What follows belongs to an exercise in optimizing a design on an open flow for a short achievable clock period and few clock cycles; a production flow would make more cautious choices. The RTL was checked by simulation tests, not by an equivalence proof against the original design.

**The metal 2 layer**

(0.5 px per um)
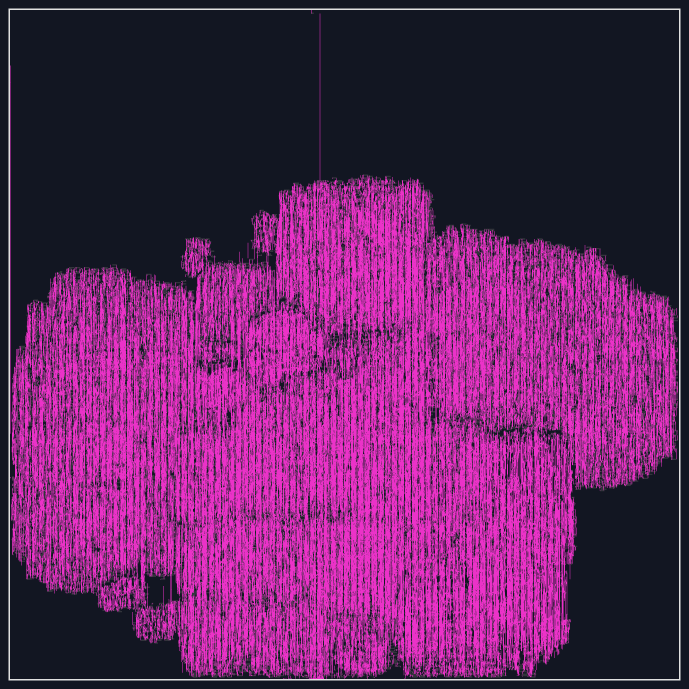
**Hierarchy map of the flops**

(0.5 px per um) Other sequential cells in the stronger grey, the rest of the logic in the fainter grey.
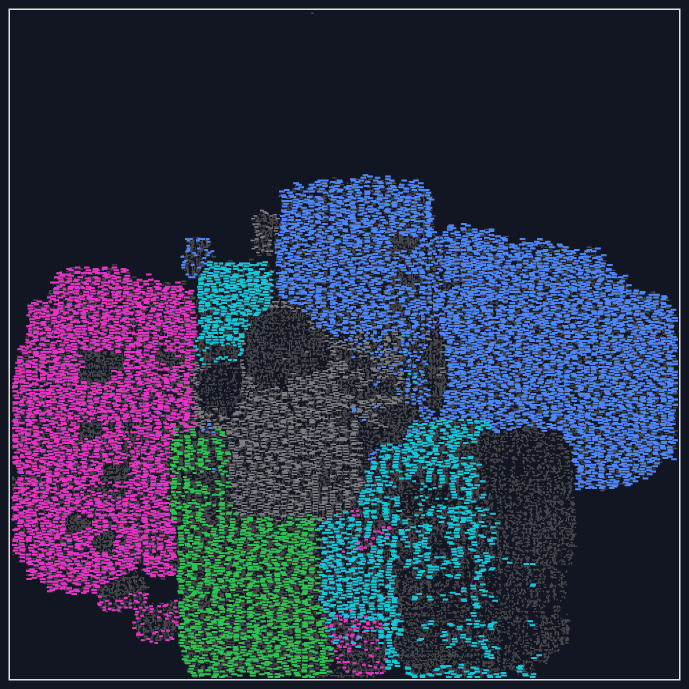
**Clock routing**

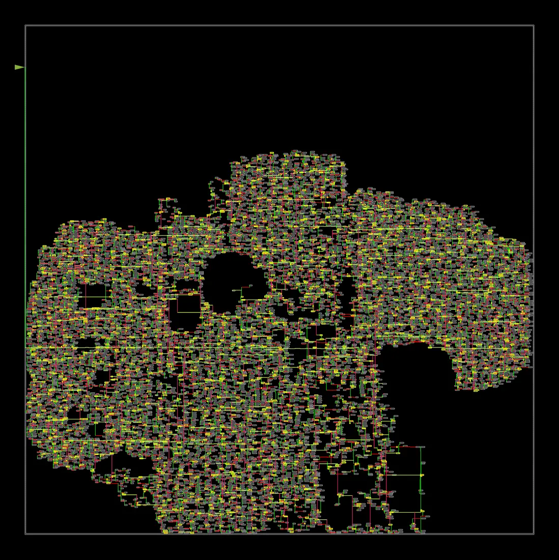
--- flow/run.sh ---
#!/bin/bash
# synth_recipe.tcl (not shown) runs the flow's synth.tcl, then flattens the netlist and writes it again
# the make line also repeats each setting of config.mk as NAME=value (left out here)
make -C /OpenROAD-flow-scripts/flow DESIGN_CONFIG=/design/flow/config.mk WORK_HOME=/design/flow/orfs CLKGATE_MAP_FILE= SYNTH_SCRIPT=/design/flow/synth_recipe.tcl finish
--- flow/config.mk ---
export PLATFORM = sky130hd
export DESIGN_NAME = cpu
export DESIGN_NICKNAME = cpu
export VERILOG_FILES = /design/flow/design.v
export SDC_FILE = /design/flow/constraint.sdc
export NUM_CORES = 8
export LEC_CHECK = 0
export CAP_MARGIN = 30
export CORE_MARGIN = 2
export CORE_UTILIZATION = 30
export SLEW_MARGIN = 30
--- flow/constraint.sdc ---
create_clock -name core_clock -period 16.0 [get_ports {clk_in}]
set_input_delay 3.2000 -clock core_clock [delete_from_list [all_inputs] [get_ports {clk_in}]]
set_output_delay 3.2000 -clock core_clock [all_outputs]
set_load 0.01 [all_outputs]
--- flow/design.v ---
module ArithmeticLogicUnit (
    input wire clk_in,   
    input wire rst_in,   
    input wire rdy_in,   
    input wire [7-1:0] inst_type,   
    input wire req,
    input wire [31:0] r1,
    input wire [31:0] r2,
    input wire [5-1:0] rob_id_in,
    output reg ready,
    output reg [5-1:0] rob_id_out,
    output reg [31:0] result
);
  always @(posedge clk_in) begin
    if (rst_in) begin
      ready <= 0;
      rob_id_out <= 0;
      result <= 0;
    end else if (!rdy_in) begin
    end else if (!req) begin
      ready <= 0;
    end else begin
      ready <= 1;
      rob_id_out <= rob_id_in;
      case (inst_type)
        27:  result <= r1 + r2;
        28:  result <= r1 - r2;
        29:  result <= r1 << r2[4:0];
        30:  result <= $signed(r1) < $signed(r2);
        31: result <= $unsigned(r1) < $unsigned(r2);
        32:  result <= r1 ^ r2;
        33:  result <= r1 >> r2[4:0];
        34:  result <= $signed(r1) >>> r2[4:0];
        35:   result <= r1 | r2;
        36:  result <= r1 & r2;
        4:  result <= r1 == r2;
        5:  result <= r1 != r2;
        6:  result <= $signed(r1) < $signed(r2);
        8: result <= $unsigned(r1) < $unsigned(r2);
        7:  result <= $signed(r1) >= $signed(r2);
        9: result <= $unsigned(r1) >= $unsigned(r2);
        3: result <= (r1 + r2) & ~1;
      endcase
    end
  end
endmodule
module Decoder (
    input wire clk_in,   
    input wire rst_in,   
    input wire rdy_in,   
    input wire [31:0] inst,
    output reg [7-1:0] type_out,
    output reg [4:0] rs1_out,
    output reg [4:0] rs2_out,
    output reg [4:0] rd_out,
    output reg [31:0] imm_out
);
  wire [6:0] opcode = inst[6:0];
  wire [2:0] funct3 = inst[14:12];
  wire [7:0] funct7 = inst[31:25];
  wire [4:0] rd = inst[11:7];
  wire [4:0] rs1 = inst[19:15];
  wire [4:0] rs2 = inst[24:20];
  wire [31:0] immU = {inst[31:12], 12'b0};
  wire [31:0] immJ = $signed({inst[31], inst[19:12], inst[20], inst[30:21], 1'b0});
  wire [31:0] immI = $signed(inst[31:20]);
  wire [31:0] immB = $signed({inst[31], inst[7], inst[30:25], inst[11:8], 1'b0});
  wire [31:0] immS = $signed({inst[31:25], inst[11:7]});
  wire [31:0] shamt = $unsigned(inst[24:20]);
  wire [1:0] c_opcode = inst[1:0];
  wire [2:0] c_funct3 = inst[15:13];
  wire [3:0] c_funct4 = inst[15:12];
  wire [4:0] rs1_ = $unsigned(inst[9:7]) + 8;  
  wire [4:0] rs2_ = $unsigned(inst[4:2]) + 8;  
  wire [31:0] immCI = $signed({inst[12], inst[6:2]});
  wire [31:0] uimmCI = $unsigned({inst[12], inst[6:2]});
  wire [31:0] imm_c_addi16sp = $signed({inst[12], inst[4:3], inst[5], inst[2], inst[6], 4'b0});
  wire [31:0] imm_c_addi4spn = $unsigned({inst[10:7], inst[12:11], inst[5], inst[6], 2'b0});
  wire [31:0] imm_c_lui = $signed({inst[12], inst[6:2], 12'b0});
  wire [31:0] immCJ = $signed(
      {inst[12], inst[8], inst[10:9], inst[6], inst[7], inst[2], inst[11], inst[5:3], 1'b0}
  );
  wire [31:0] immCB = $signed({inst[12], inst[6:5], inst[2], inst[11:10], inst[4:3], 1'b0});
  wire [31:0] immCL = $unsigned({inst[5], inst[12:10], inst[6], 2'b0});
  wire [31:0] imm_c_lwsp = $unsigned({inst[3:2], inst[12], inst[6:4], 2'b0});
  wire [31:0] imm_c_swsp = $unsigned({inst[8:7], inst[12:9], 2'b0});
  wire is_c_addi = c_funct3 == 3'b000 && immCI != 0 && rd != 0 && c_opcode == 2'b01;
  wire is_c_jal = c_funct3 == 3'b001 && c_opcode == 2'b01;
  wire is_c_li = c_funct3 == 3'b010 && rd != 0 && c_opcode == 2'b01;
  wire is_c_addi16sp = c_funct3 == 3'b011 && imm_c_addi16sp != 0 && rd == 2 && c_opcode == 2'b01;
  wire is_c_lui = c_funct3 == 3'b011 && imm_c_lui != 0 && rd != 0 && rd != 2 && c_opcode == 2'b01;
  wire is_c_srli = c_funct3 == 3'b100 && uimmCI != 0 && inst[11:10] == 2'b00 && c_opcode == 2'b01;
  wire is_c_srai = c_funct3 == 3'b100 && uimmCI != 0 && inst[11:10] == 2'b01 && c_opcode == 2'b01;
  wire is_c_andi = c_funct3 == 3'b100 && inst[11:10] == 2'b10 && c_opcode == 2'b01;
  wire is_c_sub = c_funct4 == 4'b1000 && inst[11:10] == 2'b11 && inst[6:5] == 2'b00 && c_opcode == 2'b01;
  wire is_c_xor = c_funct4 == 4'b1000 && inst[11:10] == 2'b11 && inst[6:5] == 2'b01 && c_opcode == 2'b01;
  wire is_c_or = c_funct4 == 4'b1000 && inst[11:10] == 2'b11 && inst[6:5] == 2'b10 && c_opcode == 2'b01;
  wire is_c_and = c_funct4 == 4'b1000 && inst[11:10] == 2'b11 && inst[6:5] == 2'b11 && c_opcode == 2'b01;
  wire is_c_j = c_funct3 == 3'b101 && c_opcode == 2'b01;
  wire is_c_beqz = c_funct3 == 3'b110 && c_opcode == 2'b01;
  wire is_c_bnez = c_funct3 == 3'b111 && c_opcode == 2'b01;
  wire is_c_addi4spn = c_funct3 == 3'b000 && imm_c_addi4spn != 0 && c_opcode == 2'b00;
  wire is_c_lw = c_funct3 == 3'b010 && c_opcode == 2'b00;
  wire is_c_sw = c_funct3 == 3'b110 && c_opcode == 2'b00;
  wire is_c_slli = c_funct3 == 3'b000 && uimmCI != 0 && rd != 0 && c_opcode == 2'b10;
  wire is_c_lwsp = c_funct3 == 3'b010 && rd != 0 && c_opcode == 2'b10;
  wire is_c_jr = c_funct4 == 4'b1000 && inst[12] == 0 && rd != 0 && inst[6:2] == 0 && c_opcode == 2'b10;  
  wire is_c_mv = c_funct4 == 4'b1000 && inst[12] == 0 && rd != 0 && inst[6:2] != 0 && c_opcode == 2'b10;
  wire is_c_jalr = c_funct4 == 4'b1001 && rd != 0 && inst[6:2] == 0 && c_opcode == 2'b10;  
  wire is_c_add = c_funct4 == 4'b1001 && rd != 0 && inst[6:2] != 0 && c_opcode == 2'b10;
  wire is_c_swsp = c_funct3 == 3'b110 && c_opcode == 2'b10;
  wire is_c_inst = c_opcode != 2'b11;
  always @(posedge clk_in) begin
    if (rst_in) begin
      type_out <= 0;
      rs1_out <= 0;
      rs2_out <= 0;
      rd_out <= 0;
      imm_out <= 0;
    end else if (!rdy_in) begin
    end else begin
      if (is_c_inst) begin
        if (is_c_addi) begin
          type_out <= 18;
          imm_out  <= immCI;
          rs1_out  <= rd;
          rd_out   <= rd;
        end else if (is_c_jal) begin
          type_out <= 2;
          imm_out  <= immCJ;
          rd_out   <= 1;
        end else if (is_c_li) begin
          type_out <= 18;
          imm_out  <= immCI;
          rs1_out  <= 0;
          rd_out   <= rd;
        end else if (is_c_addi16sp) begin
          type_out <= 18;
          imm_out  <= imm_c_addi16sp;
          rs1_out  <= 2;
          rd_out   <= 2;
        end else if (is_c_lui) begin
          type_out <= 0;
          imm_out  <= imm_c_lui;
          rd_out   <= rd;
        end else if (is_c_srli) begin
          type_out <= 25;
          imm_out  <= uimmCI;
          rs1_out  <= rs1_;
          rd_out   <= rs1_;
        end else if (is_c_srai) begin
          type_out <= 26;
          imm_out  <= uimmCI;
          rs1_out  <= rs1_;
          rd_out   <= rs1_;
        end else if (is_c_andi) begin
          type_out <= 23;
          imm_out  <= immCI;
          rs1_out  <= rs1_;
          rd_out   <= rs1_;
        end else if (is_c_sub) begin
          type_out <= 28;
          rs1_out  <= rs1_;
          rs2_out  <= rs2_;
          rd_out   <= rs1_;
        end else if (is_c_xor) begin
          type_out <= 32;
          rs1_out  <= rs1_;
          rs2_out  <= rs2_;
          rd_out   <= rs1_;          
        end else if (is_c_or) begin
          type_out <= 35;
          rs1_out  <= rs1_;
          rs2_out  <= rs2_;
          rd_out   <= rs1_;
        end else if (is_c_and) begin
          type_out <= 36;
          rs1_out  <= rs1_;
          rs2_out  <= rs2_;
          rd_out   <= rs1_;          
        end else if (is_c_j) begin
          type_out <= 2;
          imm_out  <= immCJ;
          rd_out   <= 0;
        end else if (is_c_beqz) begin
          type_out <= 4;
          imm_out  <= immCB;
          rs1_out  <= rs1_;
          rs2_out  <= 0;
          rd_out   <= 0;
        end else if (is_c_bnez) begin
          type_out <= 5;
          imm_out  <= immCB;
          rs1_out  <= rs1_;
          rs2_out  <= 0;
          rd_out   <= 0;
        end else if (is_c_addi4spn) begin
          type_out <= 18;
          imm_out  <= imm_c_addi4spn;
          rs1_out  <= 2;
          rd_out   <= rs2_;
        end else if (is_c_lw) begin
          type_out <= 12;
          imm_out  <= immCL;
          rs1_out <= rs1_;
          rd_out  <= rs2_;
        end else if (is_c_sw) begin
          type_out <= 17;
          imm_out  <= immCL;
          rs1_out <= rs1_;
          rs2_out <= rs2_;
          rd_out  <= 0;
        end else if (is_c_slli) begin
          type_out <= 24;
          imm_out  <= uimmCI;
          rs1_out  <= rd;
          rd_out   <= rd;
        end else if (is_c_lwsp) begin
          type_out <= 12;
          imm_out  <= imm_c_lwsp;
          rs1_out <= 2;
          rd_out  <= rd;
        end else if (is_c_jr) begin
          type_out <= 3;
          imm_out  <= 0;
          rs1_out <= rd;
          rd_out  <= 0;
        end else if (is_c_mv) begin
          type_out <= 27;
          rs1_out <= 0;
          rs2_out <= inst[6:2];
          rd_out  <= rd;
        end else if (is_c_jalr) begin
          type_out <= 3;
          imm_out  <= 0;
          rs1_out <= rd;
          rd_out  <= 1;
        end else if (is_c_add) begin
          type_out <= 27;
          rs1_out <= rd;
          rs2_out <= inst[6:2];
          rd_out  <= rd;
        end else if (is_c_swsp) begin
          type_out <= 17;
          imm_out  <= imm_c_swsp;
          rs1_out <= 2;
          rs2_out <= inst[6:2];
          rd_out  <= 0;
        end
      end else begin
        rs1_out <= rs1;
        rs2_out <= rs2;
        case (opcode)
          7'b0110111: begin
            type_out <= 0;
            imm_out  <= immU;
            rd_out   <= rd;
          end
          7'b0010111: begin
            type_out <= 1;
            imm_out  <= immU;
            rd_out   <= rd;
          end
          7'b1101111: begin
            type_out <= 2;
            imm_out  <= immJ;
            rd_out   <= rd;
          end
          7'b1100111: begin
            type_out <= 3;
            imm_out  <= immI;
            rd_out   <= rd;
          end
          7'b1100011: begin
            case (funct3)
              3'b000: begin
                type_out <= 4;
                imm_out  <= immB;
                rd_out   <= 0;
              end
              3'b001: begin
                type_out <= 5;
                imm_out  <= immB;
                rd_out   <= 0;
              end
              3'b100: begin
                type_out <= 6;
                imm_out  <= immB;
                rd_out   <= 0;
              end
              3'b101: begin
                type_out <= 7;
                imm_out  <= immB;
                rd_out   <= 0;
              end
              3'b110: begin
                type_out <= 8;
                imm_out  <= immB;
                rd_out   <= 0;
              end
              3'b111: begin
                type_out <= 9;
                imm_out  <= immB;
                rd_out   <= 0;
              end
            endcase
          end
          7'b0000011: begin
            case (funct3)
              3'b000: begin
                type_out <= 10;
                imm_out  <= immI;
                rd_out   <= rd;
              end
              3'b001: begin
                type_out <= 11;
                imm_out  <= immI;
                rd_out   <= rd;
              end
              3'b010: begin
                type_out <= 12;
                imm_out  <= immI;
                rd_out   <= rd;
              end
              3'b100: begin
                type_out <= 13;
                imm_out  <= immI;
                rd_out   <= rd;
              end
              3'b101: begin
                type_out <= 14;
                imm_out  <= immI;
                rd_out   <= rd;
              end
            endcase
          end
          7'b0100011: begin
            case (funct3)
              3'b000: begin
                type_out <= 15;
                imm_out  <= immS;
                rd_out   <= 0;
              end
              3'b001: begin
                type_out <= 16;
                imm_out  <= immS;
                rd_out   <= 0;
              end
              3'b010: begin
                type_out <= 17;
                imm_out  <= immS;
                rd_out   <= 0;
              end
            endcase
          end
          7'b0010011: begin
            case (funct3)
              3'b000: begin
                type_out <= 18;
                imm_out  <= immI;
                rd_out   <= rd;
              end
              3'b010: begin
                type_out <= 19;
                imm_out  <= immI;
                rd_out   <= rd;
              end
              3'b011: begin
                type_out <= 20;
                imm_out  <= immI;
                rd_out   <= rd;
              end
              3'b100: begin
                type_out <= 21;
                imm_out  <= immI;
                rd_out   <= rd;
              end
              3'b110: begin
                type_out <= 22;
                imm_out  <= immI;
                rd_out   <= rd;
              end
              3'b111: begin
                type_out <= 23;
                imm_out  <= immI;
                rd_out   <= rd;
              end
              3'b001: begin
                type_out <= 24;
                imm_out  <= shamt;
                rd_out   <= rd;
              end
              3'b101: begin
                case (funct7)
                  7'b0000000: begin
                    type_out <= 25;
                    imm_out  <= shamt;
                    rd_out   <= rd;
                  end
                  7'b0100000: begin
                    type_out <= 26;
                    imm_out  <= shamt;
                    rd_out   <= rd;
                  end
                endcase
              end
            endcase
          end
          7'b0110011: begin
            case (funct3)
              3'b000: begin
                case (funct7)
                  7'b0000000: begin
                    type_out <= 27;
                    rd_out   <= rd;
                  end
                  7'b0100000: begin
                    type_out <= 28;
                    rd_out   <= rd;
                  end
                endcase
              end
              3'b001: begin
                type_out <= 29;
                rd_out   <= rd;
              end
              3'b010: begin
                type_out <= 30;
                rd_out   <= rd;
              end
              3'b011: begin
                type_out <= 31;
                rd_out   <= rd;
              end
              3'b100: begin
                type_out <= 32;
                rd_out   <= rd;
              end
              3'b101: begin
                case (funct7)
                  7'b0000000: begin
                    type_out <= 33;
                    rd_out   <= rd;
                  end
                  7'b0100000: begin
                    type_out <= 34;
                    rd_out   <= rd;
                  end
                endcase
              end
              3'b110: begin
                type_out <= 35;
                rd_out   <= rd;
              end
              3'b111: begin
                type_out <= 36;
                rd_out   <= rd;
              end
            endcase
          end
        endcase
      end
    end
  end
endmodule
module Predictor (
    input wire clk_in,   
    input wire rst_in,   
    input wire rdy_in,   
    input wire inst_req,
    input wire [31:0] inst_addr,
    input wire br_req,   
    input wire br_correct,
    input wire [31:0] br_res,   
    input wire [5-1:0] br_g_ind,   
    input wire [5-1:0] br_l_ind,   
    output wire [31:0] pred_out,   
    output wire [5-1:0] g_ind_out,
    output wire [5-1:0] l_ind_out
);
  reg [5 - 1 : 0] br_his;   
  reg [1:0] g_tab[0 : 32 - 1];   
  reg [1:0] l_tab[0 : 32 - 1];   
  reg [1:0] sel[0 : 32 - 1];   
  wire [5 - 1 : 0] hash = inst_addr[5 + 1: 2];  
  wire [31:0] g_taken = $unsigned(g_tab[br_his] >= 2'b10);
  wire [31:0] l_taken = $unsigned(l_tab[hash] >= 2'b10);
  assign pred_out  = sel[hash] >= 2'b10 ? g_taken : l_taken;
  assign g_ind_out = br_his;
  assign l_ind_out = hash;
  always @(posedge clk_in) begin : pred
    integer i;
    if (rst_in) begin
      br_his <= 0;
      for (i = 0; i < 32; i = i + 1) begin
        g_tab[i] <= 2'b11;
        l_tab[i] <= 2'b11;
        sel[i]   <= 2'b00;
      end
    end else if (!rdy_in) begin
    end else begin
      if (br_req) begin
        br_his <= br_his << 1 | br_res;
        if (br_res) begin
          if (g_tab[br_g_ind] < 2'b11) begin
            g_tab[br_g_ind] <= g_tab[br_g_ind] + 1;
          end
          if (l_tab[br_l_ind] < 2'b11) begin
            l_tab[br_l_ind] <= l_tab[br_l_ind] + 1;
          end
        end else begin
          if (g_tab[br_g_ind] > 2'b00) begin
            g_tab[br_g_ind] <= g_tab[br_g_ind] - 1;
          end
          if (l_tab[br_l_ind] > 2'b00) begin
            l_tab[br_l_ind] <= l_tab[br_l_ind] - 1;
          end
        end
        if (br_correct) begin
          case (sel[br_l_ind])
            2'b01: sel[br_l_ind] <= 2'b00;
            2'b10: sel[br_l_ind] <= 2'b11;
          endcase
        end else begin
          if (sel[br_l_ind] <= 2'b01) begin
            sel[br_l_ind] <= sel[br_l_ind] + 1;
          end else begin
            sel[br_l_ind] <= sel[br_l_ind] - 1;
          end
        end
      end
    end
  end
endmodule
module InstructionUnit (
    input wire clk_in,  
    input wire rst_in,  
    input wire rdy_in,  
    input wire rob_full,
    input wire stall_end,  
    input wire [31:0] jalr_addr,
    input wire br_req,
    input wire br_correct,
    input wire [31:0] br_res,
    input wire [5-1:0] br_g_ind,
    input wire [5-1:0] br_l_ind,
    input wire clear,
    input wire [31:0] clear_pc,
    input wire rs_full,
    input wire lsb_full,
    input wire inst_ready,
    input wire [31:0] inst,
    input wire mem_busy,
    output wire [31:0] pc_out,
    output wire stall_out,
    output reg to_rs,
    output reg to_lsb,
    output reg issue_is_c_inst,
    output reg [7-1:0] issue_type,
    output reg [4:0] issue_rd,
    output reg [4:0] issue_rs1,
    output reg [4:0] issue_rs2,
    output reg [31:0] issue_addr,  
    output reg [31:0] issue_pred, 
    output reg [5-1:0] issue_g_ind,
    output reg [5-1:0] issue_l_ind,
    output reg [31:0] issue_imm,  
    output reg [4:0] set_dep_id_out,
    output wire inst_req
);
    reg [31:0] pc;
    assign pc_out = pc;
    reg stall;  
    assign stall_out = stall;
    wire [7-1:0] ty;
    wire [4:0] rs1, rs2, rd;
    wire [31:0] imm;
    reg dec_ready;
    wire something_full = rob_full || rs_full || lsb_full;
    reg [31:0] dec_addr;  
    wire is_c_inst = inst[1:0] != 2'b11;  
    reg dec_is_c_inst;  
    wire [31:0] pred;
    wire [5-1:0] g_ind, l_ind;
    wire is_br = ty == 4 || ty == 5 || ty == 6 || ty == 7 || ty == 8 || ty == 9;
    wire modify_pc = dec_ready && (ty == 2 || (is_br && pred));
    reg [31:0] cur_inst;
    reg cur_inst_ready;
    reg [31:0] cur_pc;
    reg cur_is_c_inst;
    Decoder decoder (
        .clk_in(clk_in),
        .rst_in(rst_in),
        .rdy_in(rdy_in),
        .inst(cur_inst),
        .type_out(ty),
        .rs1_out(rs1),
        .rs2_out(rs2),
        .rd_out(rd),
        .imm_out(imm)
    );
    Predictor predictor (
        .clk_in(clk_in),
        .rst_in(rst_in),
        .rdy_in(rdy_in),
        .inst_req(dec_ready),
        .inst_addr(dec_addr),
        .br_req(br_req),
        .br_correct(br_correct),
        .br_res(br_res),
        .br_g_ind(br_g_ind),
        .br_l_ind(br_l_ind),
        .pred_out(pred),
        .g_ind_out(g_ind),
        .l_ind_out(l_ind)
    );
    wire [31:0] step = (inst_ready && !something_full) ? (is_c_inst ? 2 : 4) : 0;
    wire will_issue = dec_ready && !stall;
    wire is_lsb_type = ty == 10 || ty == 11 || ty == 12 || ty == 13 || ty == 14 || ty == 15 || ty == 16 || ty == 17;
    reg cur_mem_busy;  
    assign inst_req = !stall && !cur_mem_busy;
    always @(posedge clk_in) begin
        cur_mem_busy <= mem_busy;
        dec_addr <= cur_pc;
        dec_is_c_inst <= cur_is_c_inst;
        dec_ready <= cur_inst_ready && !modify_pc && !stall && !clear;
        if (rst_in || clear) begin
            if (clear) begin
                pc <= clear_pc;
            end else begin
                pc <= 0;
            end
            stall <= 0;
            to_rs <= 0;
            to_lsb <= 0;
            set_dep_id_out <= 0;
            cur_inst <= 0;
            cur_inst_ready <= 0;
            cur_pc <= 0;
            cur_is_c_inst <= 0;
        end
        else if (!rdy_in) begin
        end 
        else if (!stall) begin
            cur_inst_ready <= inst_ready && !modify_pc && !something_full;
            cur_inst <= inst;
            cur_pc <= pc;
            cur_is_c_inst <= is_c_inst;
            if (will_issue) begin
                to_rs <= !is_lsb_type;
                to_lsb <= is_lsb_type;
                issue_is_c_inst <= dec_is_c_inst;
                issue_type <= ty;
                issue_rd <= rd;
                issue_rs1 <= rs1;
                issue_rs2 <= rs2;
                issue_addr <= dec_addr;
                issue_pred <= pred;
                issue_g_ind <= g_ind;
                issue_l_ind <= l_ind;
                issue_imm <= imm;
                set_dep_id_out <= rd;
                case(ty)
                    2: begin
                        pc <= dec_addr + imm;
                    end
                    0: begin
                        pc <= pc + step;
                    end
                    1: begin
                        pc <= pc + step;
                    end
                    10, 11, 12, 13, 14, 15, 16, 17: begin
                        pc <= pc + step;
                    end
                    27, 28, 29, 30, 31, 32, 33, 34, 35, 36: begin
                        pc <= pc + step;
                    end
                    18, 19, 20, 21, 22, 23, 24, 25, 26, 3: begin
                        pc <= pc + step;
                        if (ty == 3) begin
                            stall <= 1;
                        end
                    end
                    4, 5, 6, 7, 8, 9: begin
                        if (pred) begin
                            pc <= dec_addr + imm;
                        end else begin
                            pc <= pc + step;
                        end
                    end
                endcase
            end else begin
                to_rs <= 0;
                to_lsb <= 0;
                set_dep_id_out <= 0;
                pc <= pc + step;
            end
        end else begin
            to_rs <= 0;
            to_lsb <= 0;
            set_dep_id_out <= 0;
            cur_inst_ready <= 0;
            if (stall_end) begin
                stall <= 0;
                pc <= jalr_addr;
            end
        end
    end
endmodule
module ICache (
    input wire clk_in,  
    input wire rst_in,  
    input wire rdy_in,  
    input wire [31:0] inst_addr,
    input wire we,  
    input wire [256 + 16 - 1 : 0] block, 
    output wire hit,
    output wire [31:0] inst_out
);
    reg valid [0 : 8 - 1];
    reg [9 - 1 : 0] tags [0 : 8 - 1];
    reg [256 + 16 - 1 : 0] data [0 : 8 - 1];  
    wire [9 - 1 : 0] tag = inst_addr[16 : 16 - 9 + 1];
    wire [3 - 1 : 0] index = inst_addr[16 - 9 : 16 - 9 - 3 + 1];
    wire [5 - 1 : 0] offset = inst_addr[5 - 1 : 0];
    assign hit = valid[index] && tags[index] == tag;
    assign inst_out = data[index][(offset << 3) + 31 -: 32];
    always @(posedge clk_in) begin
        if (rst_in) begin: reset
            integer i;
            for (i = 0; i < 8; i = i + 1) begin
                valid[i] <= 0;
                tags[i] <= 0;
                data[i] <= 0;
            end
        end
        else if (!rdy_in) begin
        end 
        else if (we) begin
            valid[index] <= 1;
            tags[index] <= tag;
            data[index] <= block;
        end
    end
endmodule
module MemoryUnit (
    input wire clk_in,   
    input wire rst_in,   
    input wire rdy_in,   
    input  wire [ 7:0] mem_din,    
    output wire [ 7:0] mem_dout,   
    output wire [31:0] mem_a,      
    output wire        mem_wr,     
    input wire io_buffer_full,   
    input wire [31:0] pc,
    input wire inst_req,
    output wire inst_ready,
    output wire [31:0] inst_res,
    input wire clear,
    input wire data_req,
    input wire [3-1:0] data_pos,
    input wire data_we,   
    input wire [1:0] data_size,   
    input wire [31:0] data_addr,
    input wire [31:0] data_in,
    output wire data_ready,
    output wire [31:0] data_out,
    output wire [3-1:0] data_pos_out,
    output reg busy,
    output wire inst_need_work_out
);
  reg [256 + 16 - 1 : 0] buffer;
  reg i_we;
  ICache icache (
      .clk_in(clk_in),
      .rst_in(rst_in),
      .rdy_in(rdy_in),
      .inst_addr(pc),
      .we(i_we),
      .block(buffer),
      .hit(inst_ready),
      .inst_out(inst_res)
  );
  wire inst_need_work = inst_req && !inst_ready;
  assign inst_need_work_out = inst_need_work;
  reg req_type;   
  reg [3-1:0] lsb_pos;
  reg [31:0] state;
  reg [31:0] target;
  reg [31:0] high_bit;
  reg [31:0] addr;
  reg wr;
  reg [31:0] data;
  reg ready;
  wire need_work = inst_need_work || data_req;
  wire use_inner = !(state == 0 && need_work);
  wire [31:0] block_addr = {pc[31:5], 5'b0};
  reg [31:0] addr_tag_index;
  wire current_type = use_inner ? req_type : data_req;
  wire [31:0] current_addr = use_inner ? addr : (current_type ? data_addr : block_addr);
  wire current_wr = use_inner ? (wr ? state < target : 0) : (current_type ? data_we : 0);
  reg [7:0] data_byte;
  wire [7:0] current_data = use_inner ? data_byte : data_in[7:0];
  assign mem_a = current_addr;
  assign mem_wr = current_wr;
  assign mem_dout = current_data;
  assign data_out = buffer[31:0];
  assign data_ready = ready;
  assign data_pos_out = lsb_pos;
  wire is_io_mapping = data_addr[17:16] == 2'b11;
  reg need_write_back; 
  always @(posedge clk_in) begin
    if (rst_in) begin
      busy <= 0;
      i_we <= 0;
      wr <= 0;
      ready <= 0;
      state <= 0;
      target <= 0;
      high_bit <= 0;
      addr <= 0;
      data <= 0;
      data_byte <= 0;
      lsb_pos <= 0;
      buffer <= 0;
      addr_tag_index <= 0;
      need_write_back <= 0;
    end else if (!rdy_in) begin
    end else if (!busy) begin
      if (!clear) begin
        if (data_req) begin
          busy <= 1;
          lsb_pos <= data_pos;
          req_type <= 1;
          if (!is_io_mapping) begin   
            addr <= data_addr + 1;
          end
          state  <= 1;
          target <= 1 << data_size;
          if (data_we) begin
            high_bit <= 23;
          end else begin
            high_bit <= 7;
          end
          wr <= data_we;
          data <= data_in;
          data_byte <= data_in[15:8];
          need_write_back <= 1;
        end else if (inst_need_work) begin
          busy <= 1;
          req_type <= 0;
          addr <= block_addr + 1;
          addr_tag_index <= block_addr;
          state <= 1;
          target <= (256 >> 3) + 2;  
          high_bit <= 7;
        end
      end
      ready <= 0;
      i_we  <= 0;
    end else if (i_we) begin
      i_we <= 0;
      busy <= 0;
    end else begin
      if (req_type) begin
        if (wr) begin
          if (clear) begin
            need_write_back <= 0;
          end
          if (state >= target - 1) begin
            busy <= 0;
            if (need_write_back && !clear) begin
                ready <= 1;
            end
            state <= 0;
            wr <= 0;
            need_write_back <= 0;
          end else begin
            addr <= addr + 1;
            state <= state + 1;
            high_bit <= high_bit + 8;
            data_byte <= data[high_bit-:8];
          end
        end else begin
          if (clear) begin
            busy <= 0;
            ready <= 0;
            state <= 0;
            need_write_back <= 0;
          end else begin
            buffer[high_bit-:8] <= mem_din;
            if (state == target) begin
              busy <= 0;
              ready <= 1;
              state <= 0;
              wr <= 0;
              need_write_back <= 0;
            end else begin
              addr <= addr + 1;
              state <= state + 1;
              high_bit <= high_bit + 8;
            end
          end
        end
      end else begin
        if (clear || block_addr != addr_tag_index) begin
          busy  <= 0;
          ready <= 0;
          state <= 0;
          i_we  <= 0;
        end else begin
          buffer[high_bit-:8] <= mem_din;
          if (state == target) begin
            state <= 0;
            i_we  <= 1;
          end else begin
            i_we <= 0;
            if (state < target - 1) begin
              addr <= addr + 1;
            end
            state <= state + 1;
            high_bit <= high_bit + 8;
          end
        end
      end
    end
  end
endmodule
module RegisterFile (
    input wire clk_in,   
    input wire rst_in,   
    input wire rdy_in,   
    input clear,
    input wire [4:0] req_id1,
    output wire [31:0] val1,
    output wire [5-1:0] dep1,
    output wire has_dep1,
    input wire [4:0] req_id2,
    output wire [31:0] val2,
    output wire [5-1:0] dep2,
    output wire has_dep2,
    input wire [4:0] set_dep_id,
    input wire [5-1:0] set_dep,   
    input wire [4:0] set_value_id,
    input wire [31:0] set_value,
    input wire [5-1:0] set_value_rob_id,  
    input wire dbg_commit,
    input wire [31:0] dbg_commit_addr
);
  reg [31 : 0] rf[0:31];
  reg [5-1:0] dep[0 : 31];
  reg has_dep[0 : 31];
  assign val1 = rf[req_id1];
  assign val2 = rf[req_id2];
  assign dep1 = dep[req_id1];
  assign dep2 = dep[req_id2];
  assign has_dep1 = has_dep[req_id1];
  assign has_dep2 = has_dep[req_id2];
  always @(posedge clk_in) begin : RegisterFile
    integer i;
    if (rst_in) begin
      for (i = 0; i < 32; i = i + 1) begin
        rf[i] <= 0;
        dep[i] <= 0;
        has_dep[i] <= 0;
      end
    end else if (!rdy_in) begin
    end else if (clear) begin
      for (i = 0; i < 32; i = i + 1) begin
        dep[i] <= 0;
        has_dep[i] <= 0;
      end
    end else begin
      if (set_value_id > 0) begin
        rf[set_value_id] <= set_value;
        if (set_dep_id != set_value_id && has_dep[set_value_id] && dep[set_value_id] == set_value_rob_id) begin
          dep[set_value_id] <= 0;
          has_dep[set_value_id] <= 0;
        end
      end
      if (set_dep_id > 0) begin
        dep[set_dep_id] <= set_dep;
        has_dep[set_dep_id] <= 1;
      end
    end
  end
endmodule
module ReservationStation(
    input wire clk_in,  
    input wire rst_in,  
    input wire rdy_in,  
    input wire inst_req,
    input wire inst_is_c,
    input wire [7-1:0] inst_type,
    input wire [31:0] inst_addr,
    input wire [31:0] inst_imm,
    input wire [5-1:0] inst_rob_id,  
    input wire [31:0] inst_val1,
    input wire [5-1:0] inst_dep1,
    input wire inst_has_dep1,
    input wire [31:0] inst_val2,
    input wire [5-1:0] inst_dep2,
    input wire inst_has_dep2,
    input wire cdb_req,
    input wire [31:0] cdb_val,
    input wire [5-1:0] cdb_rob_id,
    input wire clear,
    output reg full,
    output wire rs_ready,
    output wire [5-1:0] rs_rob_id,
    output wire [31:0] rs_result
);
    reg busy [0 : 8-1];
    reg [7-1:0] ty [0 : 8-1];
    reg [5-1:0] rob_id [0 : 8-1];
    reg [31:0] v1 [0 : 8-1];
    reg [31:0] v2 [0 : 8-1];
    reg has_dep1 [0 : 8-1];
    reg has_dep2 [0 : 8-1];
    reg [5-1:0] dep1 [0 : 8-1];
    reg [5-1:0] dep2 [0 : 8-1];
    reg [31:0] size;
    wire executable [0 : 8-1];
    wire [3-1:0] exec_pos;
    wire [3-1:0] empty_pos;
    genvar i;
    generate
        wire has_exec [0 : 8 * 2 - 1];
        wire [3-1:0] first_exec [0 : 8 * 2 - 1];
        wire has_empty [0 : 8 * 2 - 1];   
        wire [3-1:0] first_empty [0 : 8 * 2 - 1];
        for (i = 0; i < 8; i = i + 1) begin: rs
            assign executable[i] = busy[i] && !has_dep1[i] && !has_dep2[i];
            assign has_exec[i+8] = executable[i];
            assign first_exec[i+8] = i;
            assign has_empty[i+8] = ~busy[i];
            assign first_empty[i+8] = i;
        end
        for (i = 1; i < 8; i = i + 1) begin: seg
            assign has_exec[i] = has_exec[i<<1] | has_exec[i<<1|1];
            assign first_exec[i] = has_exec[i<<1] ? first_exec[i<<1] : first_exec[i<<1|1];
            assign has_empty[i] = has_empty[i<<1] | has_empty[i<<1|1];
            assign first_empty[i] = has_empty[i<<1] ? first_empty[i<<1] : first_empty[i<<1|1];
        end
        assign exec_pos = first_exec[1];
        assign empty_pos = first_empty[1];
    endgenerate
    ArithmeticLogicUnit alu(
        .clk_in(clk_in),
        .rst_in(rst_in),
        .rdy_in(rdy_in),
        .inst_type(ty[exec_pos]),
        .req(executable[exec_pos] && !clear),
        .r1(v1[exec_pos]),
        .r2(v2[exec_pos]),
        .rob_id_in(rob_id[exec_pos]),
        .ready(rs_ready),
        .rob_id_out(rs_rob_id),
        .result(rs_result)
    );
    wire [31:0] next_size = inst_req ? (has_exec[1] ? size : size + 1) : (has_exec[1] ? size -1 : size);
    wire next_full = next_size >= 8 - 3;
    always @(posedge clk_in) begin: ReservationStation
        integer i;
        if (rst_in || clear) begin
            for (i = 0; i < 8; i = i + 1) begin
                busy[i] <= 0;
                ty[i] <= 0;
                rob_id[i] <= 0;
                v1[i] <= 0;
                v2[i] <= 0;
                has_dep1[i] <= 0;
                has_dep2[i] <= 0;
                dep1[i] <= 0;
                dep2[i] <= 0;
            end
            size <= 0;
            full <= 0;
        end else if (!rdy_in) begin
        end else begin
            if (inst_req) begin
                busy[empty_pos] <= 1;
                rob_id[empty_pos] <= inst_rob_id;
                case (inst_type)
                    2: begin
                        ty[empty_pos] <= 27;
                        v1[empty_pos] <= 0;
                        v2[empty_pos] <= inst_addr + (inst_is_c ? 2 : 4);
                        has_dep1[empty_pos] <= 0;
                        has_dep2[empty_pos] <= 0;
                    end
                    0: begin
                        ty[empty_pos] <= 27;
                        v1[empty_pos] <= 0;
                        v2[empty_pos] <= inst_imm;
                        has_dep1[empty_pos] <= 0;
                        has_dep2[empty_pos] <= 0;
                    end
                    1: begin
                        ty[empty_pos] <= 27;
                        v1[empty_pos] <= 0;
                        v2[empty_pos] <= inst_addr + inst_imm;
                        has_dep1[empty_pos] <= 0;
                        has_dep2[empty_pos] <= 0;
                    end
                    27, 28, 29, 30, 31, 32, 33, 34, 35, 36, 4, 5, 6, 7, 8, 9: begin
                        ty[empty_pos] <= inst_type;
                        if (cdb_req && inst_has_dep1 && cdb_rob_id == inst_dep1) begin
                            v1[empty_pos] <= cdb_val;
                            has_dep1[empty_pos] <= 0;
                        end else begin
                            v1[empty_pos] <= inst_val1;
                            has_dep1[empty_pos] <= inst_has_dep1;
                            dep1[empty_pos] <= inst_dep1;
                        end
                        if (cdb_req && inst_has_dep2 && cdb_rob_id == inst_dep2) begin
                            v2[empty_pos] <= cdb_val;
                            has_dep2[empty_pos] <= 0;
                        end else begin
                            v2[empty_pos] <= inst_val2;
                            has_dep2[empty_pos] <= inst_has_dep2;
                            dep2[empty_pos] <= inst_dep2;
                        end
                    end
                    18, 19, 20, 21, 22, 23, 24, 25, 26, 3: begin
                        case (inst_type)
                            18: ty[empty_pos]<= 27;
                            19: ty[empty_pos]<= 30;
                            20: ty[empty_pos]<= 31;
                            21: ty[empty_pos]<= 32;
                            22:  ty[empty_pos]<= 35;
                            23: ty[empty_pos]<= 36;
                            24: ty[empty_pos]<= 29;
                            25: ty[empty_pos]<= 33;
                            26: ty[empty_pos]<= 34;
                            3: ty[empty_pos]<= 3;
                        endcase
                        if (cdb_req && inst_has_dep1 && cdb_rob_id == inst_dep1) begin
                            v1[empty_pos] <= cdb_val;
                            has_dep1[empty_pos] <= 0;
                        end else begin
                            v1[empty_pos] <= inst_val1;
                            has_dep1[empty_pos] <= inst_has_dep1;
                            dep1[empty_pos] <= inst_dep1;
                        end
                        v2[empty_pos] <= inst_imm;
                        has_dep2[empty_pos] <= 0;
                    end
                endcase
            end
            if (cdb_req) begin
                for (i = 0; i < 8; i = i + 1) begin
                    if (busy[i]) begin
                        if (has_dep1[i] && cdb_rob_id == dep1[i]) begin
                            has_dep1[i] <= 0;
                            v1[i] <= cdb_val;
                        end
                        if (has_dep2[i] && cdb_rob_id == dep2[i]) begin
                            has_dep2[i] <= 0;
                            v2[i] <= cdb_val;
                        end
                    end
                end
            end
            if (has_exec[1]) begin
                busy[exec_pos] <= 0;
            end
            full <= next_full;
            size <= next_size;
        end
    end
endmodule
module LoadStoreBuffer (
    input wire clk_in,   
    input wire rst_in,   
    input wire rdy_in,   
    input wire io_buffer_full,   
    input wire                      inst_req,
    input wire [     7-1:0] inst_type,
    input wire [              31:0] inst_imm,
    input wire [5-1:0] inst_rob_id,
    input wire [31:0] inst_val1,
    input wire [5-1:0] inst_dep1,
    input wire inst_has_dep1,
    input wire [31:0] inst_val2,
    input wire [5-1:0] inst_dep2,
    input wire inst_has_dep2,
    input wire cdb_req,
    input wire [31:0] cdb_val,
    input wire [5-1:0] cdb_rob_id,
    input wire [5-1:0] rob_head,
    input wire clear,
    input wire                    mem_finished,
    input wire [            31:0] mem_val,
    input wire [3-1:0] mem_pos,
    input wire                    mem_busy,
    input wire                    inst_need_work,
    output reg full,
    output reg                    req_out,
    output reg [3-1:0] pos_out,
    output reg                    ls_out,     
    output reg [             1:0] len_out,
    output reg [            31:0] addr_out,
    output reg [            31:0] val_out,
    output reg                      ready,
    output reg [5-1:0] rob_id_out,
    output reg [              31:0] result
);
  reg busy[0 : 8-1];
  reg ls[0 : 8-1];   
  reg [2:0] len[0 : 8-1];   
  reg [31:0] imm[0 : 8-1];
  reg [31:0] val1[0 : 8-1];
  reg [31:0] val2[0 : 8-1];
  reg [5-1:0] dep1[0 : 8-1];
  reg [5-1:0] dep2[0 : 8-1];
  reg has_dep1[0 : 8-1];
  reg has_dep2[0 : 8-1];
  reg [5-1:0] rob_id[0 : 8-1];
  reg complete[0 : 8-1];
  reg [31:0] res[0 : 8-1];
  reg [3-1:0] head, tail;
  reg [31:0] size;
  reg sent[0 : 8-1];   
  wire is_io_mapping[0:8-1];
  wire [3-1:0] next_head = complete[head] ? (head + 1) % 8 : head;
  wire [3-1:0] next_tail = inst_req ? (tail + 1) % 8 : tail;
  wire [31:0] next_size = inst_req ? (complete[head] ? size : size + 1) : (complete[head] ? size - 1 : size);
  wire next_full = next_size >= 8 - 3;
  wire head_exec = busy[head] && (ls[head] || is_io_mapping[head]) && !complete[head] && !has_dep1[head] && !has_dep2[head] && rob_head == rob_id[head] && !sent[head];
  wire [5-1:0] rob_id_head = rob_id[head];
  wire executable[0 : 8-1];
  wire [3-1:0] exec_pos;
  genvar i;
  generate
    wire has_exec[0 : 8 * 2 - 1];
    wire [3-1:0] first_exec[0 : 8 * 2 - 1];
    for (i = 0; i < 8; i = i + 1) begin : lsb
      assign executable[i] = busy[i] && !complete[i] && !ls[i] && !has_dep1[i] && !has_dep2[i] && !sent[i] && !is_io_mapping[i];
      assign has_exec[i+8] = executable[i];
      assign first_exec[i+8] = i;
    end
    for (i = 1; i < 8; i = i + 1) begin : seg
      assign has_exec[i]   = has_exec[i<<1] | has_exec[i<<1|1];
      assign first_exec[i] = has_exec[i<<1] ? first_exec[i<<1] : first_exec[i<<1|1];
    end
    assign exec_pos = head_exec ? head : first_exec[1];   
  endgenerate
  wire [31:0] addr[0 : 8-1];
  wire [31:0] addr_end[0 : 8-1];
  generate
    for (i = 0; i < 8; i = i + 1) begin : addr_gen
      assign addr[i] = imm[i] + val1[i];
      assign addr_end[i] = addr[i] + (32'd1 << len[i][1:0]) - 1;
      assign is_io_mapping[i] = addr[i][17:16] == 2'b11;
    end
  endgenerate
  wire req = head_exec || has_exec[1];   
  wire cur_io_mapping = is_io_mapping[exec_pos];
  wire io_good = !cur_io_mapping || !io_buffer_full;
  reg  last_finish;
  always @(posedge clk_in) begin : LoadStoreBuffer
    integer i;
    if (rst_in || clear) begin
      for (i = 0; i < 8; i = i + 1) begin
        busy[i] <= 0;
        ls[i] <= 0;
        len[i] <= 3'b000;
        imm[i] <= 0;
        val1[i] <= 0;
        val2[i] <= 0;
        dep1[i] <= 0;
        dep2[i] <= 0;
        has_dep1[i] <= 0;
        has_dep2[i] <= 0;
        rob_id[i] <= 0;
        complete[i] <= 0;
        res[i] <= 0;
        sent[i] <= 0;
      end
      head <= 0;
      tail <= 0;
      size <= 0;
      full <= 0;
      ready <= 0;
      rob_id_out <= 0;
      result <= 0;
      req_out <= 0;
      last_finish <= 1;
    end else if (!rdy_in) begin
    end else begin
      if (inst_req) begin
        busy[tail] <= 1;
        imm[tail]  <= inst_imm;
        sent[tail] <= 0;
        if (cdb_req && inst_has_dep1 && inst_dep1 == cdb_rob_id) begin
          val1[tail] <= cdb_val;
          has_dep1[tail] <= 0;
        end else begin
          val1[tail] <= inst_val1;
          dep1[tail] <= inst_dep1;
          has_dep1[tail] <= inst_has_dep1;
        end
        if (inst_type == 15 || inst_type == 16 || inst_type == 17) begin
          if (cdb_req && inst_has_dep2 && inst_dep2 == cdb_rob_id) begin
            val2[tail] <= cdb_val;
            has_dep2[tail] <= 0;
          end else begin
            val2[tail] <= inst_val2;
            dep2[tail] <= inst_dep2;
            has_dep2[tail] <= inst_has_dep2;
          end
        end else begin
          has_dep2[tail] <= 0;
        end
        rob_id[tail]   <= inst_rob_id;
        complete[tail] <= 0;
        case (inst_type)
          10: begin
            ls[tail]  <= 0;
            len[tail] <= 3'b100;
          end
          11: begin
            ls[tail]  <= 0;
            len[tail] <= 3'b101;
          end
          12: begin
            ls[tail]  <= 0;
            len[tail] <= 3'b110;
          end
          13: begin
            ls[tail]  <= 0;
            len[tail] <= 3'b000;
          end
          14: begin
            ls[tail]  <= 0;
            len[tail] <= 3'b001;
          end
          15: begin
            ls[tail]  <= 1;
            len[tail] <= 3'b000;
          end
          16: begin
            ls[tail]  <= 1;
            len[tail] <= 3'b001;
          end
          17: begin
            ls[tail]  <= 1;
            len[tail] <= 3'b010;
          end
        endcase
      end
      if (cdb_req) begin
        for (i = 0; i < 8; i = i + 1) begin
          if (busy[i]) begin
            if (has_dep1[i] && dep1[i] == cdb_rob_id) begin
              has_dep1[i] <= 0;
              val1[i] <= cdb_val;
            end
            if (has_dep2[i] && dep2[i] == cdb_rob_id) begin
              has_dep2[i] <= 0;
              val2[i] <= cdb_val;
            end
          end
        end
      end
      if (mem_finished) begin
        complete[mem_pos] <= 1;
        last_finish <= 1;
        case (len[mem_pos])
          3'b100: res[mem_pos] <= $signed(mem_val[7:0]);
          3'b101: res[mem_pos] <= $signed(mem_val[15:0]);
          3'b110: res[mem_pos] <= $signed(mem_val[31:0]);
          3'b000: res[mem_pos] <= $unsigned(mem_val[7:0]);
          3'b001: res[mem_pos] <= $unsigned(mem_val[15:0]);
        endcase
      end
      if (!mem_busy && io_good && req && last_finish && !inst_need_work) begin
        sent[exec_pos] <= 1;
        req_out <= 1;
        pos_out <= exec_pos;
        ls_out <= ls[exec_pos];
        len_out <= len[exec_pos][1:0];
        addr_out <= addr[exec_pos];
        val_out <= val2[exec_pos];
        last_finish <= 0;
      end else begin
        req_out <= 0;
      end
      if (busy[head] && complete[head]) begin
        ready <= 1;
        rob_id_out <= rob_id[head];
        result <= res[head];
        busy[head] <= 0;
        complete[head] <= 0;
        if (ls[head]) begin
          for (i = 0; i < 8; i = i + 1) begin
            if (busy[i] && complete[i] && !ls[i] && addr[head] <= addr_end[i] && addr_end[head] >= addr[i]) begin
              complete[i] <= 0;
              sent[i] <= 0;
            end
          end
        end
      end else begin
        ready <= 0;
      end
      size <= next_size;
      full <= next_full;
      head <= next_head;
      tail <= next_tail;
    end
  end
endmodule
module ReorderBuffer(
    input wire clk_in,  
    input wire rst_in,  
    input wire rdy_in,  
    input wire inst_req,
    input wire inst_is_c,
    input wire [7-1:0] inst_type,
    input wire [31:0] inst_imm,
    input wire [4:0] inst_rd,
    input wire [31:0] inst_addr,
    input wire [31:0] inst_pred,  
    input wire rs_ready,
    input wire [5-1:0] rs_rob_id,
    input wire [31:0] rs_result,
    input wire lsb_ready,
    input wire [5-1:0] lsb_rob_id,
    input wire [31:0] lsb_result,
    output wire full_out,
    output wire clear_out,
    output reg  [31:0] clear_pc,
    output wire [5-1:0] head_out,
    output wire [5-1:0] tail_out,
    output reg cdb_req_out,  
    output reg [31:0] cdb_val_out,
    output reg [5-1:0] cdb_rob_id_out,
    output reg [4:0] rd_out,  
    output reg jalr_ready,  
    output reg [31:0] jalr_addr,
    output reg br_ready,
    output reg [31:0] br_res,
    output reg br_correct,
    output reg [5-1:0] br_g_ind,
    output reg [5-1:0] br_l_ind,
    output reg dbg_commit,
    output reg [31:0] dbg_commit_addr
);
    reg busy [0 : 32-1];
    reg is_c [0 : 32-1];
    reg [7-1:0] ty [0 : 32-1];
    reg [2-1: 0] stat [0 : 32-1];  
    reg [31:0] imm [0 : 32-1];  
    reg [4:0] rd [0 : 32-1];
    reg [31:0] res [0 : 32-1];
    reg [31:0] addr [0 : 32-1];
    reg [31:0] pred [0 : 32-1];  
    reg [5 - 1 :0] g_ind [0 : 32-1];
    reg [5 - 1 :0] l_ind [0 : 32-1];
    reg full;
    reg [31:0] size;
    reg [32-1:0] head, tail;
    wire [31:0] next_size = inst_req ? (stat[head]==1 ? size : size+1) : (stat[head]== 1 ? size-1 : size);
    wire [5-1:0] next_head = (stat[head] == 1) ? (head + 1) % 32 : head;
    wire [5-1:0] next_tail = inst_req ? (tail + 1) % 32 : tail;
    wire next_full = next_size >= 32 - 3;
    assign head_out = head;
    assign tail_out = tail;
    assign full_out = full;
    reg clear;  
    assign clear_out = clear;
    always @(posedge clk_in) begin: rob
        integer i;
        if (rst_in || clear) begin
            for (i = 0; i < 32; i = i + 1) begin
                busy[i] <= 0;
                is_c[i] <= 0;
                ty[i] <= 0;
                stat[i] <= 0;
                imm[i] <= 0;
                rd[i] <= 0;
                res[i] <= 0;
                addr[i] <= 0;
                pred[i] <= 0;
                g_ind[i] <= 0;
                l_ind[i] <= 0;
            end
            full <= 0;
            size <= 0;
            head <= 0;
            tail <= 0;
            cdb_req_out <= 0;
            cdb_val_out <= 0;
            cdb_rob_id_out <= 0;
            rd_out <= 0;
            jalr_ready <= 0;
            jalr_addr <= 0;
            br_ready <= 0;
            br_correct <= 0;
            br_g_ind <=0;
            br_l_ind <= 0;
            br_res <= 0;
            clear <= 0;
            clear_pc <= 0;
            dbg_commit <= 0;
            dbg_commit_addr <= 0;
        end else if (!rdy_in) begin
        end else begin
            if (inst_req) begin
                busy[tail] <= 1;
                is_c[tail] <= inst_is_c;
                case(inst_type)
                    2: ty[tail] <= 27;
                    0: ty[tail] <= 27;
                    1: ty[tail] <= 27;
                    18: ty[tail]<= 27;
                    19: ty[tail]<= 30;
                    20:ty[tail]<= 31;
                    21: ty[tail]<= 32;
                    22:  ty[tail]<= 35;
                    23: ty[tail]<= 36;
                    24: ty[tail]<= 29;
                    25: ty[tail]<= 33;
                    26: ty[tail]<= 34;
                    default: ty[tail] <= inst_type;
                endcase
                stat[tail] <= 0;
                imm[tail] <= inst_imm;
                rd[tail] <= inst_rd;
                addr[tail] <= inst_addr;
                pred[tail] <= inst_pred;
            end
            if (rs_ready) begin
                res[rs_rob_id] <= rs_result;
                stat[rs_rob_id] <= 1;
            end
            if (lsb_ready) begin
                res[lsb_rob_id] <= lsb_result;
                stat[lsb_rob_id] <= 1;
            end
            if (stat[head] == 1) begin
                dbg_commit_addr <= addr[head];
                dbg_commit <= 1;
                stat[head] <= 2;
                busy[head] <= 0;
                case (ty[head])
                    10, 11, 12, 13, 14, 27, 28, 29, 30, 31, 32, 33, 34, 35, 36: begin
                        rd_out <= rd[head];
                        cdb_req_out <= 1;
                        cdb_val_out <= res[head];
                        cdb_rob_id_out <= head;
                        jalr_ready <= 0;
                        br_ready <= 0;
                    end
                    15, 16, 17: begin
                        rd_out <= 0;
                        cdb_req_out <= 0;
                        jalr_ready <= 0;
                        br_ready <= 0;
                    end
                    4, 5, 6, 7, 8, 9: begin
                        if (pred[head] != res[head]) begin
                            clear <= 1;
                            if (res[head]) begin
                                clear_pc <= addr[head] + imm[head];
                            end else begin
                                clear_pc <= addr[head] + (is_c[head] ? 2 : 4);
                            end
                        end 
                        br_ready <= 1;
                        br_res <= res[head];
                        br_correct <= pred[head] == res[head];
                        br_g_ind <= g_ind[head];
                        br_l_ind <= l_ind[head];
                    end
                    3: begin
                        rd_out <= rd[head];
                        cdb_val_out <= addr[head] + (is_c[head] ? 2 : 4);
                        cdb_rob_id_out <= head;
                        cdb_req_out <= 0;
                        jalr_ready <= 1;
                        jalr_addr <= res[head];
                        br_ready <= 0;
                    end
                endcase
            end else begin
                rd_out <= 0;
                cdb_req_out <= 0;
                jalr_ready <= 0;
                br_ready <= 0;
                dbg_commit <= 0;
            end
            size <= next_size;
            full <= next_full;
            head <= next_head;
            tail <= next_tail;
        end
    end
endmodule
module cpu (
    input wire clk_in,   
    input wire rst_in,   
    input  wire [ 7:0] mem_din,    
    output wire [ 7:0] mem_dout,   
    output wire [31:0] mem_a,      
    output wire        mem_wr,     
    input wire io_buffer_full   
);
  wire rdy_in = 1'b1;
  wire [5 - 1 : 0] rob_tail;
  wire rob_full;
  wire stall_end;
  wire [31:0] jalr_addr;
  wire br_req;
  wire br_correct;
  wire [31:0] br_res;
  wire [5-1:0] br_g_ind;
  wire [5-1:0] br_l_ind;
  wire clear;
  wire [31:0] clear_pc;
  wire rs_full;
  wire lsb_full;
  wire inst_ready;
  wire [31:0] inst;
  wire mem_busy;
  wire [31:0] pc_;
  wire stall;
  wire to_rs;
  wire to_lsb;
  wire issue_is_c_inst;
  wire [7-1:0] issue_type;
  wire [4:0] issue_rd;
  wire [4:0] issue_rs1;
  wire [4:0] issue_rs2;
  wire [31:0] issue_addr;
  wire [31:0] issue_pred;
  wire [5-1:0] issue_g_ind;
  wire [5-1:0] issue_l_ind;
  wire [31:0] issue_imm;
  wire [4:0] set_dep_id;
  wire inst_req;
  InstructionUnit iu (
      .clk_in(clk_in),
      .rst_in(rst_in),
      .rdy_in(rdy_in),
      .rob_full (rob_full),
      .stall_end(stall_end),
      .jalr_addr(jalr_addr),
      .br_req(br_req),
      .br_correct(br_correct),
      .br_res(br_res),
      .br_g_ind(br_g_ind),
      .br_l_ind(br_l_ind),
      .clear(clear),
      .clear_pc(clear_pc),
      .rs_full (rs_full),
      .lsb_full(lsb_full),
      .inst_ready(inst_ready),
      .inst(inst),
      .mem_busy(mem_busy),
      .pc_out(pc_),
      .stall_out(stall),
      .to_rs(to_rs),
      .to_lsb(to_lsb),
      .issue_type(issue_type),
      .issue_is_c_inst(issue_is_c_inst),
      .issue_rd(issue_rd),
      .issue_rs1(issue_rs1),
      .issue_rs2(issue_rs2),
      .issue_addr(issue_addr),
      .issue_pred(issue_pred),
      .issue_g_ind(issue_g_ind),
      .issue_l_ind(issue_l_ind),
      .issue_imm(issue_imm),
      .set_dep_id_out(set_dep_id),
      .inst_req(inst_req)
  );
  wire data_req;
  wire [3-1:0] data_pos;
  wire data_we;
  wire [1:0] data_size;
  wire [31:0] data_addr;
  wire [31:0] data_in;
  wire data_ready;
  wire [31:0] data_out;
  wire [3-1:0] data_pos_out;
  wire inst_need_work;
  MemoryUnit mu (
      .clk_in(clk_in),
      .rst_in(rst_in),
      .rdy_in(rdy_in),
      .mem_din(mem_din),
      .mem_dout(mem_dout),
      .mem_a(mem_a),
      .mem_wr(mem_wr),
      .io_buffer_full(io_buffer_full),
      .pc(pc_),
      .inst_req(inst_req),
      .inst_ready(inst_ready),
      .inst_res(inst),
      .clear(clear),
      .data_req (data_req),
      .data_pos (data_pos),
      .data_we  (data_we),
      .data_size(data_size),
      .data_addr(data_addr),
      .data_in  (data_in),
      .data_ready(data_ready),
      .data_out(data_out),
      .data_pos_out(data_pos_out),
      .busy(mem_busy),
      .inst_need_work_out(inst_need_work)
  );
  wire [4:0] set_value_id;
  wire [31:0] val1;
  wire [5-1:0] dep1;
  wire has_dep1;
  wire [31:0] val2;
  wire [5-1:0] dep2;
  wire has_dep2;
  wire [31:0] cdb_val;
  wire [5-1:0] cdb_rob_id;
  wire dbg_commit;
  wire [31:0] dbg_commit_addr;
  RegisterFile rf (
      .clk_in(clk_in),
      .rst_in(rst_in),
      .rdy_in(rdy_in),
      .clear(clear),
      .req_id1(issue_rs1),
      .val1(val1),
      .dep1(dep1),
      .has_dep1(has_dep1),
      .req_id2(issue_rs2),
      .val2(val2),
      .dep2(dep2),
      .has_dep2(has_dep2),
      .set_dep_id(set_dep_id),
      .set_dep(rob_tail),
      .set_value_id(set_value_id),
      .set_value(cdb_val),
      .set_value_rob_id(cdb_rob_id),
      .dbg_commit(dbg_commit),
      .dbg_commit_addr(dbg_commit_addr)
  );
  wire cdb_req;
  wire rs_ready;
  wire [5-1:0] rs_rob_id;
  wire [31:0] rs_result;
  ReservationStation rs (
      .clk_in(clk_in),
      .rst_in(rst_in),
      .rdy_in(rdy_in),
      .inst_req(to_rs),
      .inst_is_c(issue_is_c_inst),
      .inst_type(issue_type),
      .inst_addr(issue_addr),
      .inst_imm(issue_imm),
      .inst_rob_id(rob_tail),
      .inst_val1(val1),
      .inst_dep1(dep1),
      .inst_has_dep1(has_dep1),
      .inst_val2(val2),
      .inst_dep2(dep2),
      .inst_has_dep2(has_dep2),
      .cdb_req(cdb_req),
      .cdb_val(cdb_val),
      .cdb_rob_id(cdb_rob_id),
      .clear(clear),
      .full(rs_full),
      .rs_ready (rs_ready),
      .rs_rob_id(rs_rob_id),
      .rs_result(rs_result)
  );
  wire [5-1:0] rob_head;
  wire lsb_ready;
  wire [5-1:0] lsb_rob_id;
  wire [31:0] lsb_result;
  LoadStoreBuffer lsb (
      .clk_in(clk_in),
      .rst_in(rst_in),
      .rdy_in(rdy_in),
      .io_buffer_full(io_buffer_full),
      .inst_req(to_lsb),
      .inst_type(issue_type),
      .inst_imm(issue_imm),
      .inst_rob_id(rob_tail),
      .inst_val1(val1),
      .inst_dep1(dep1),
      .inst_has_dep1(has_dep1),
      .inst_val2(val2),
      .inst_dep2(dep2),
      .inst_has_dep2(has_dep2),
      .cdb_req(cdb_req),
      .cdb_val(cdb_val),
      .cdb_rob_id(cdb_rob_id),
      .rob_head(rob_head),
      .clear(clear),
      .mem_finished(data_ready),
      .mem_val(data_out),
      .mem_pos(data_pos_out),
      .mem_busy(mem_busy),
      .inst_need_work(inst_need_work),
      .full(lsb_full),
      .req_out (data_req),
      .pos_out (data_pos),
      .ls_out  (data_we),
      .len_out (data_size),
      .addr_out(data_addr),
      .val_out (data_in),
      .ready(lsb_ready),
      .rob_id_out(lsb_rob_id),
      .result(lsb_result)
  );
  ReorderBuffer rob (
      .clk_in(clk_in),
      .rst_in(rst_in),
      .rdy_in(rdy_in),
      .inst_req (to_rs | to_lsb),
      .inst_is_c(issue_is_c_inst),
      .inst_type(issue_type),
      .inst_imm (issue_imm),
      .inst_rd  (issue_rd),
      .inst_addr(issue_addr),
      .inst_pred(issue_pred),
      .rs_ready (rs_ready),
      .rs_rob_id(rs_rob_id),
      .rs_result(rs_result),
      .lsb_ready (lsb_ready),
      .lsb_rob_id(lsb_rob_id),
      .lsb_result(lsb_result),
      .full_out (rob_full),
      .clear_out(clear),
      .clear_pc (clear_pc),
      .head_out (rob_head),
      .tail_out (rob_tail),
      .cdb_req_out(cdb_req),
      .cdb_val_out(cdb_val),
      .cdb_rob_id_out(cdb_rob_id),
      .rd_out(set_value_id),
      .jalr_ready(stall_end),
      .jalr_addr (jalr_addr),
      .br_ready(br_req),
      .br_res(br_res),
      .br_correct(br_correct),
      .br_g_ind(br_g_ind),
      .br_l_ind(br_l_ind),
      .dbg_commit(dbg_commit),
      .dbg_commit_addr(dbg_commit_addr)
  );
endmodule
==> impl_metrics.json <==
{
  "wl_per_cell_um": 32.98,
  "fin_crit_sh_pct": 81.89,
  "grt_pass1_wl_um": 2998000,
  "arrival_ns": 14.38,
  "setup_violations": 0,
  "grt.busiest_layer": "met2",
  "powerDensity_nw_per_um2": 106.2,
  "postCtsSetupBuffers": 0,
  "antennaDiodeCount": 141,
  "place_ws_ns": 3.620,
  "cp_top_family": "compound AO/OA/AOI/OAI gates",
  "reg2reg_depth": 44,
  "critPathLaunchType": "flop",
  "largest_register": "mu.icache.data",
  "hold_path_end": "iu.dec_addr[5]",
  "ir_worst_vdd_v": 0.00008423,
  "fin_nets": 42968,
  "synth_common_cells": "9004 x edfxtp_1, 4463 x and3_1, 3535 x clkbuf_1",
  "clkTransAtPathRegs_ns": 0.06,
  "hold_path.startpoint": "iu.cur_pc[5]",
  "p_switching_mw": 16.98,
  "min_path_type": "flop to flop",
  "syn-cell-area_sq_um": 533900,
  "critPathCaptureType": "flop",
  "combinationalPower_mw": 8.09,
  "grt_overflow_total": 0,
  "taps": 23616,
  "yosys.area_share.simple_pct": 14.23,
  "synthToLayoutAreaGrowth_pct": 12.24,
  "synth_top_family_by_area": "simple AND/OR/NAND/NOR gates",
  "slowest_stage": "o2111ai_1",
  "power_leader": "sequential cells",
  "comb_power_share_pct": 12.7,
  "ys.warnings.count": 12,
  "holdPathStages": 0,
  "yosysUniqueCellTypes": 133,
  "multi_input_cells": 28060,
  "synth-edff-count": 9004,
  "largest_reg_flops": 2176,
  "dr_wl_met3_um": 276900,
  "crit_type": "flop to flop",
  "fin_tns_setup_ns": 0,
  "leakagePower_nw": 224.4,
  "place_area_sq_um": 563200,
  "clock_cell_area_share_pct": 5.846,
  "max_freq_mhz": 76.32,
  "p_int_mw": 46.66,
  "fp-row-count": 490,
  "swShare_pct": 26.68,
  "mostFrequentLayoutCells": "9004 x edfxtp_1, 4460 x and3_1, 2996 x nor2_1",
  "regArea_sq_um": 293000,
  "core_sq_um": 1777000,
  "met2_length_um": 937100,
  "nNonClkBuffers": 1527,
  "syn_inst": 43109,
  "avgSynthCellArea_sq_um": 12.38,
  "final_common_cell": "edfxtp_1",
  "cts_resized": 0,
  "yosys.area.top_type_share_pct": 50.64,
  "cpMostUsedCell": "a21oi_1",
  "ys_seq_elements": 10123,
  "synth_flop_cell": "edfxtp_1",
  "synth_mux_area_share_pct": 13.22,
  "grt_usage_pct": 23.38,
  "fillers": 173174,
  "whs_ns": 0.3259,
  "h-tree-depth": 7,
  "io_buffers": 51,
  "holdBufCountCts": 0,
  "path_buf_inv": 2,
  "cts-root-buf": "clkbuf_16",
  "clockNetworkPower_mw": 25.7,
  "wl_met1_um": 823000,
  "placed_cells": 64109,
  "clock_skew_ns": 0.1405,
  "seq_power_share_pct": 46.9,
  "final_area_sq_um": 599300,
  "synth_area_leaders": "edfxtp_1 51%, mux4_2 11%, and3_1 5.2%, dfxtp_1 4.2%, ha_1 3.0%",
  "grt_pass1_vias": 369289,
  "viasPerCell": 5.918,
  "synthAdderAreaFrac_pct": 3.090,
  "status": "finished clean",
  "finalMaxSlewViolations": 0,
  "crit_path_end": "lsb.complete[1]",
  "ys_async_sr_fraction_pct": 0,
  "worstPathRequired_ns": 17.28
}
Testbench counts, summed over its fixed seeds: cycles 2,020,089.
About 'the metal 2 layer':
share of all routed wire	43%
longest straight run	703 um
nets with wire on the layer	34291
vias: 391961
wirelength, routed: 2185000 um
met2 Track Usage GR: 34.48%

About 'hierarchy map of the flops':
scope	colour	flops
rob	blue	3738
lsb	cyan	1365
mu	magenta	2703
rf	green	1216
not coloured	1101
area of the die: 1790000 sq um
post-route insts no fill: 66237
Final Util: 33.72%

About 'clock routing':
# clk buffers: 1516
Clock Sinks: 10123
cts bufs inserted: 1143
num sequential: 10123

## re-timing with driven ports
How much do the figures lean on ideal ports? The routed layout below was timed once more, with nothing changed but the port constraints.
Step 1: set_driving_cell puts a clkbuf_16 on clk_in and a buf_2 on each other input, an assumption about the parent block.
Step 2 times the ports against the registers' clock, not the clock port: input delays grow and output delays shrink by t, the midpoint of the rising clock arrivals with the driver on.
Three values: no drivers, after step 1, after step 2; two values: the first two.
t (ns): 1.589
slack for setup (ns): 2.897 / 2.897 / 2.897
hold slack, ns: 0.326 / 0.326 / 0.326
worst setup path at the end: register to register
worst register clock-pin slew, ns: 0.08 / 0.08
After both steps setup and hold are still met in this run. The setup slack of this run moves by 0.000 ns with the drivers and by 0.000 ns with both steps.
